This is an optimization exercise on Yosys and OpenROAD, whose aim is small area, not a production implementation.
The RTL was checked by simulation tests, not by an equivalence proof against the original design.
No activity file was given, so power comes from the tool's default toggle rates.

Power grid:
The bar under the picture is 200 um long. Pins as bars on the die edge.
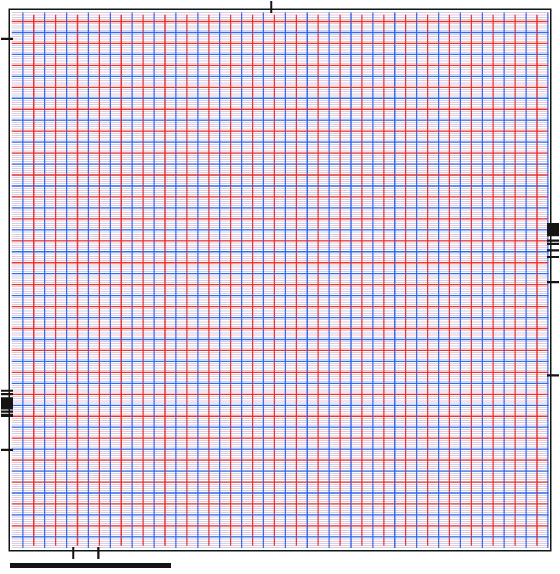
Cell classes on the final placement:
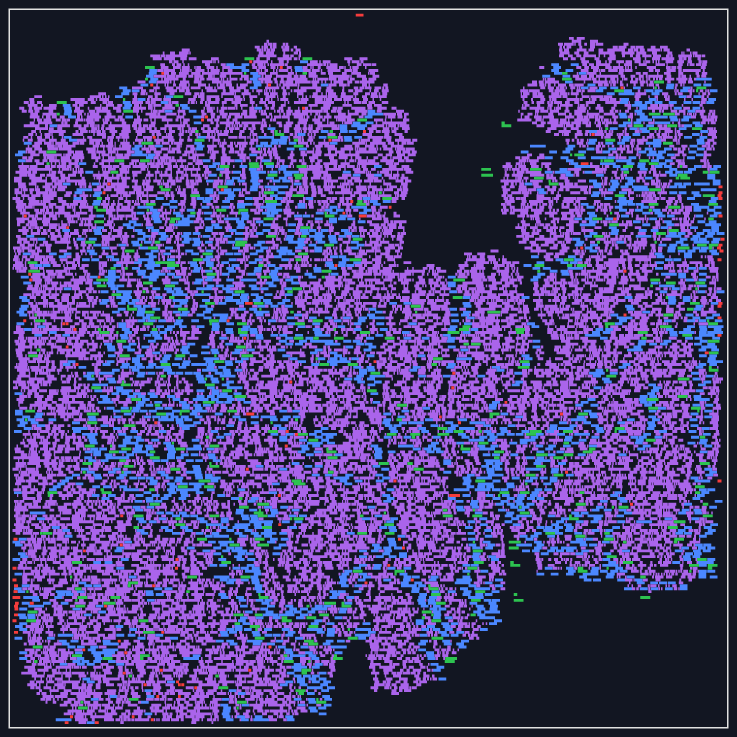
Clock network drawn from the DEF:
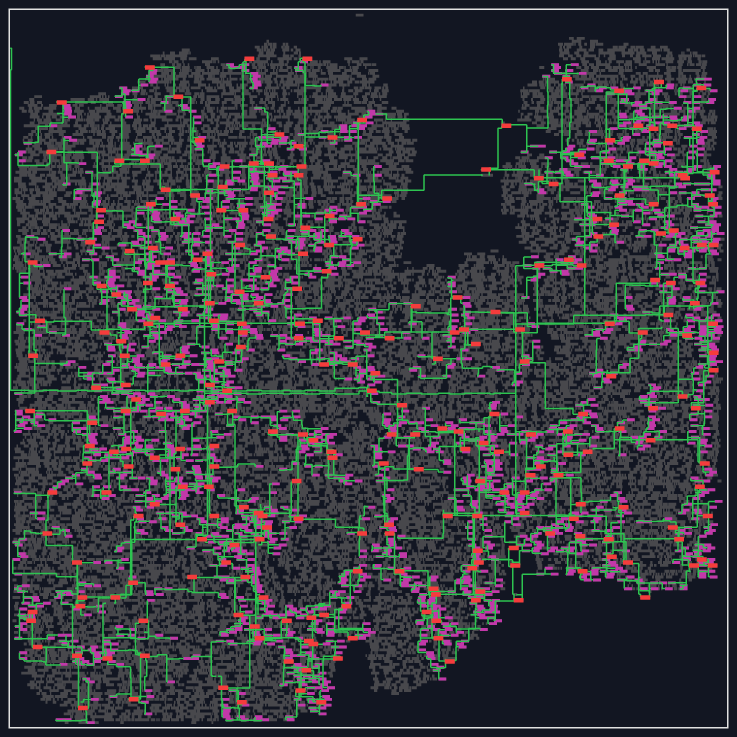
## config.mk

```make
export PLATFORM = sky130hd
export DESIGN_NAME = fir_top
export DESIGN_NICKNAME = fir_top
export VERILOG_FILES = /design/flow/design.v
export SDC_FILE = /design/flow/constraint.sdc
export NUM_CORES = 4
export LEC_CHECK = 0
export CAP_MARGIN = 20
export CORE_MARGIN = 2
export CORE_UTILIZATION = 45
export PLACE_DENSITY = 0.6
export SLEW_MARGIN = 20
```

## constraint.sdc

```tcl
create_clock -name core_clock -period 7.0 [get_ports {clock}]
set_input_delay 1.4000 -clock core_clock [delete_from_list [all_inputs] [get_ports {clock}]]
set_output_delay 1.4000 -clock core_clock [all_outputs]
set_load 0.01 [all_outputs]
```

## design.v

```verilog
`timescale 1ns / 1ps
module MAC #(
        parameter B_WIDTH = 12,
        parameter C_WIDTH = 12,
        parameter COEFF_W = 16,
        parameter C_OUT = C_WIDTH + 1)
    (
        input clock,
        input reset,
        input  logic signed [COEFF_W - 1:0] coeff,
        input  logic signed [B_WIDTH - 1:0] b_in,
        input  logic signed [C_WIDTH - 1:0] c_in,
        output logic signed [B_WIDTH - 1:0] b_out,
        output logic signed [C_WIDTH - 1:0] c_out
    );
    localparam MULT = COEFF_W + B_WIDTH;
    logic signed [MULT    - 1   :0] mult_cb;
    logic signed [MULT-COEFF_W-1:0] mult_rnd;
    logic signed [C_WIDTH-1     :0] sum_cb;
    logic signed [COEFF_W - 1:0] coeff_d;
    logic signed [C_WIDTH - 1:0] c_in_d; 
    always @(posedge clock)
    begin
        b_out     <= b_in;
        c_in_d    <= c_in;
        coeff_d   <= coeff;
    end
    always @(posedge clock)
    begin
        if(reset) begin
            mult_cb <= {MULT{1'b0}};
        end else begin
            mult_cb <= coeff_d * b_out;
        end
    end
    always @(posedge clock)
    begin
        if(reset) begin
            mult_rnd <= {MULT-COEFF_W{1'b0}};
        end else begin 
            if(mult_cb[MULT - COEFF_W - 1] == 1'b1) begin  
                mult_rnd <= $signed(mult_cb[MULT-1:MULT-COEFF_W] + 1);
            end else begin
                mult_rnd <= mult_cb[MULT-1:MULT-COEFF_W];  
            end
        end
    end
    always @(posedge clock)
    begin
        if(reset) begin
            sum_cb <= {C_OUT{1'b0}};
        end else begin
            sum_cb <= c_in_d + mult_rnd;
        end
    end
    assign c_out = sum_cb;
endmodule
`timescale 1ns / 1ps
module fir_top#(parameter D_W   = 16,
                parameter C_W   = 16,
                parameter C_NUM = 33)
    (
        input                           clock,
        input                           reset,
        input  logic signed [D_W-1:0]      fir_in,
        output logic signed [D_W-1:0]      fir_out
    );
   genvar i;
   localparam logic [C_NUM*C_W-1:0] COEFF_ROM = {16'h0d9d,   
   16'hed3c,
   16'hfb3d,
   16'h18fb,
   16'hee8d,
   16'hfb28,
   16'h03d4,
   16'h12db,
   16'hed1f,
   16'hf3ce,
   16'h1405,
   16'h1453,
   16'hd8e6,
   16'he6de,
   16'h4f28,
   16'h7712,
   16'h0000,
   16'h88ee,
   16'hb0d8,
   16'h1922,
   16'h271a,
   16'hebad,
   16'hebfb,
   16'h0c32,
   16'h12e1,
   16'hed25,
   16'hfc2c,
   16'h04d8,
   16'h1173,
   16'he705,
   16'h04c3,
   16'h12c4,
   16'hf263};
   logic signed [C_W-1:0] coeff_mem [0: C_NUM-1];
   for (genvar k = 0; k < C_NUM; k = k + 1) begin: coeff_rom
      assign coeff_mem[k] = COEFF_ROM[C_W*(C_NUM-k)-1 -: C_W];
   end
   localparam MULT_WIDTH = D_W + C_W;
   localparam FIR_WIDTH  = MULT_WIDTH + C_NUM - 1;
   logic signed [C_NUM:0][D_W-1:0]           b_out;
   logic signed [C_NUM:0][D_W-1:0]           c_out;
   logic signed            [C_W-1:0]         coeff;
   assign c_out[0] = '0;
   generate
      for (i=0;i < C_NUM; i=i+1)
      begin: mult_acc MAC
         #( .B_WIDTH (D_W), .C_WIDTH (C_W), .COEFF_W (C_W))
         inst_mac(
            .clock   (clock         ),
            .reset   (reset         ),
            .coeff   (coeff_mem[i]  ),
            .b_in    (b_out[i]      ),
            .c_in    (c_out[i]      ),
            .b_out   (b_out[i+1]    ),
            .c_out   (c_out[i+1]    )
           );
      end
   endgenerate
   always @(posedge clock)
   begin
    fir_out  <= c_out[C_NUM-1];
    b_out[0] <= fir_in;
   end
endmodule
```

## run.sh

```bash
#!/bin/bash
# synth_recipe.tcl (not shown) runs the flow's synth.tcl, then flattens the netlist and writes it again
# the make line also repeats each setting of config.mk as NAME=value (left out here)
make -C /OpenROAD-flow-scripts/flow DESIGN_CONFIG=/design/flow/config.mk WORK_HOME=/design/flow/orfs CLKGATE_MAP_FILE= SYNTH_SCRIPT=/design/flow/synth_recipe.tcl finish
```

==> flow_summary.yaml <==
place:
  port-buffer-count: 33
  dpl_worst_slack_ns: 0.306
  dp.cells: 25800
  place_area_sq_um: 207000
logic_synthesis:
  synth_commonest_cells: "inv_1, ha_1, dfxtp_1"
  syn_inst: 20000
  ys_seq_area_frac: 0.251
outcome:
  status: "no timing/DRC/antenna violations"
timing:
  max_freq_mhz: 155
  min_period_ns: 6.45
  maxSlewHeadroom: 0.361
  whs_ns: 0.300
  finalSetupViolations: 0
setup_path:
  reg2reg_depth: 20
  cp_common_cell: "fa_1"
  arrival_ns: 7.24
  critPathCapture: "mult_acc[22].inst_mac.mult_cb[28]"
  crit_type: "reg2reg"
  endpoint_kind: "register"
  ff2ff_setup_slack_ns: 0.55
  critPathLaunch: "mult_acc[22].inst_mac.b_out[5]"
  worstPathRequired_ns: 7.78
routing:
  ant_nets: 0
  vias: 129000
  wl_per_cell_um: 15.6
clock_network:
  clock_path_buffers: 4
  post-cts-setup-buffers: 0
  cts.sinks: 2506
  clkLatencyLatePin_ns: 0.95
  hold_buffers: 0
  cts_buffers: 290
pwr:
  total_power_uw: 93500
  power.group.top: "combinational cells"
  internal-power_uw: 53200
  comb_power_share: 0.604
  swShare: 0.431
  power_frac_seq: 0.225
  p_per_area_nw_per_um2: 430
grt:
  grt_max_degree: 197
  overflow: 0
cells_and_area:
  syn_to_final_growth_pct: 8.85
  layout_common_cells: "inv_1, ha_1, dfxtp_1"
die:
  dieArea_sq_um: 449000
run:
  cap_violations: 0
Notes on 'power grid' above:
net	colour
VSS	blue
VDD	red
met4 straps	49
met5 straps	48
met1 rails	245
rows	244
signal pins	34
Max VDD drop: 0.417 mV
Std-Cell Core Area: 441000 sq um
Die W: 670 um
Die Y: 670 um

Notes on 'cell classes on the final placement' above:
class	colour	cells
other buffers and delay cells	red	124
all other logic	purple	17235
flip-flops	blue	2506
clock drivers and dummy loads	green	526
Util after Layout: 0.492
sequential share of cell area: 0.231
Row Count: 244
final instance area: 217000 sq um

Notes on 'clock network drawn from the DEF' above:
[cells driving clock nets] red | count: 290
[clock wires] green | length: 35.2 mm
[flip-flops] magenta | count: 2506
flops lie	spread over the die
clock share of power: 0.171
clk_skew: 0.0747 ns
Clk. pwr: 16000 uW

==> flip-flops by register name, indices dropped and copies added (netlist names) <==
name / count
mult_acc.inst_mac.mult_cb: 458
mult_acc.inst_mac.sum_cb: 512
mult_acc.inst_mac.c_in_d: 496
mult_acc.inst_mac.b_out: 512
fir_out: 16
mult_acc.inst_mac.b_in: 16
mult_acc.inst_mac.mult_rnd: 496
==> area by class of cell <==
| class | instances | area share |
|---|---|---|
| antenna | 4 | 0.0000461 |
| clock buffer | 375 | 0.0374 |
| clock inverter | 151 | 0.00924 |
| inverter | 4291 | 0.0742 |
| multi-input combinational | 12900 | 0.609 |
| sequential | 2506 | 0.231 |
| tap | 5904 | 0.0340 |
| timing repair buffer | 124 | 0.00500 |
==> layer usage <==
layer | GRT usage | vias up | wire [um]
met5 | 0 | - | 0
met3 | 0.0155 | 508 | 8760
li1 | - | 64900 | -
met1 | 0.243 | 62000 | 189000
met2 | 0.332 | 1082 | 202000
met4 | 0.0444 | 0 | 9780
==> cells by family after synthesis <==
logic type      synth area share
fa+ha+maj                  0.442
compound gates            0.0704
mux                      0.00840
buf+inv                   0.0856
flops                      0.251
simple gates              0.0939
xor+xnor                  0.0478

==> separate check: timing with driven ports <==
The results above use ideal ports. As a check the final layout listed here was re-extracted and re-timed, cells and wires unchanged. Step 1 (the two cells are an assumption about what drives the block):
set clk [get_ports {clock}]
set_driving_cell -lib_cell sky130_fd_sc_hd__clkbuf_16 $clk
set_driving_cell -lib_cell sky130_fd_sc_hd__buf_2 [delete_from_list [all_inputs] $clk]
Step 2 also shifts input and output timing later by t, the mid clock arrival at the registers, as if the neighbouring blocks saw the same clock. Three values: ideal, step 1, step 2; two values: the first two.
t (ns): 1.022
setup WS [ns]: 0.548 / 0.548 / 0.548
latest minus earliest clock arrival (ns): 0.088 / 0.087
cell pins on the clock port's net: 1
After both steps this run still meets setup and hold. The setup slack of this run moves by 0.000 ns with the drivers and by 0.000 ns with both steps.
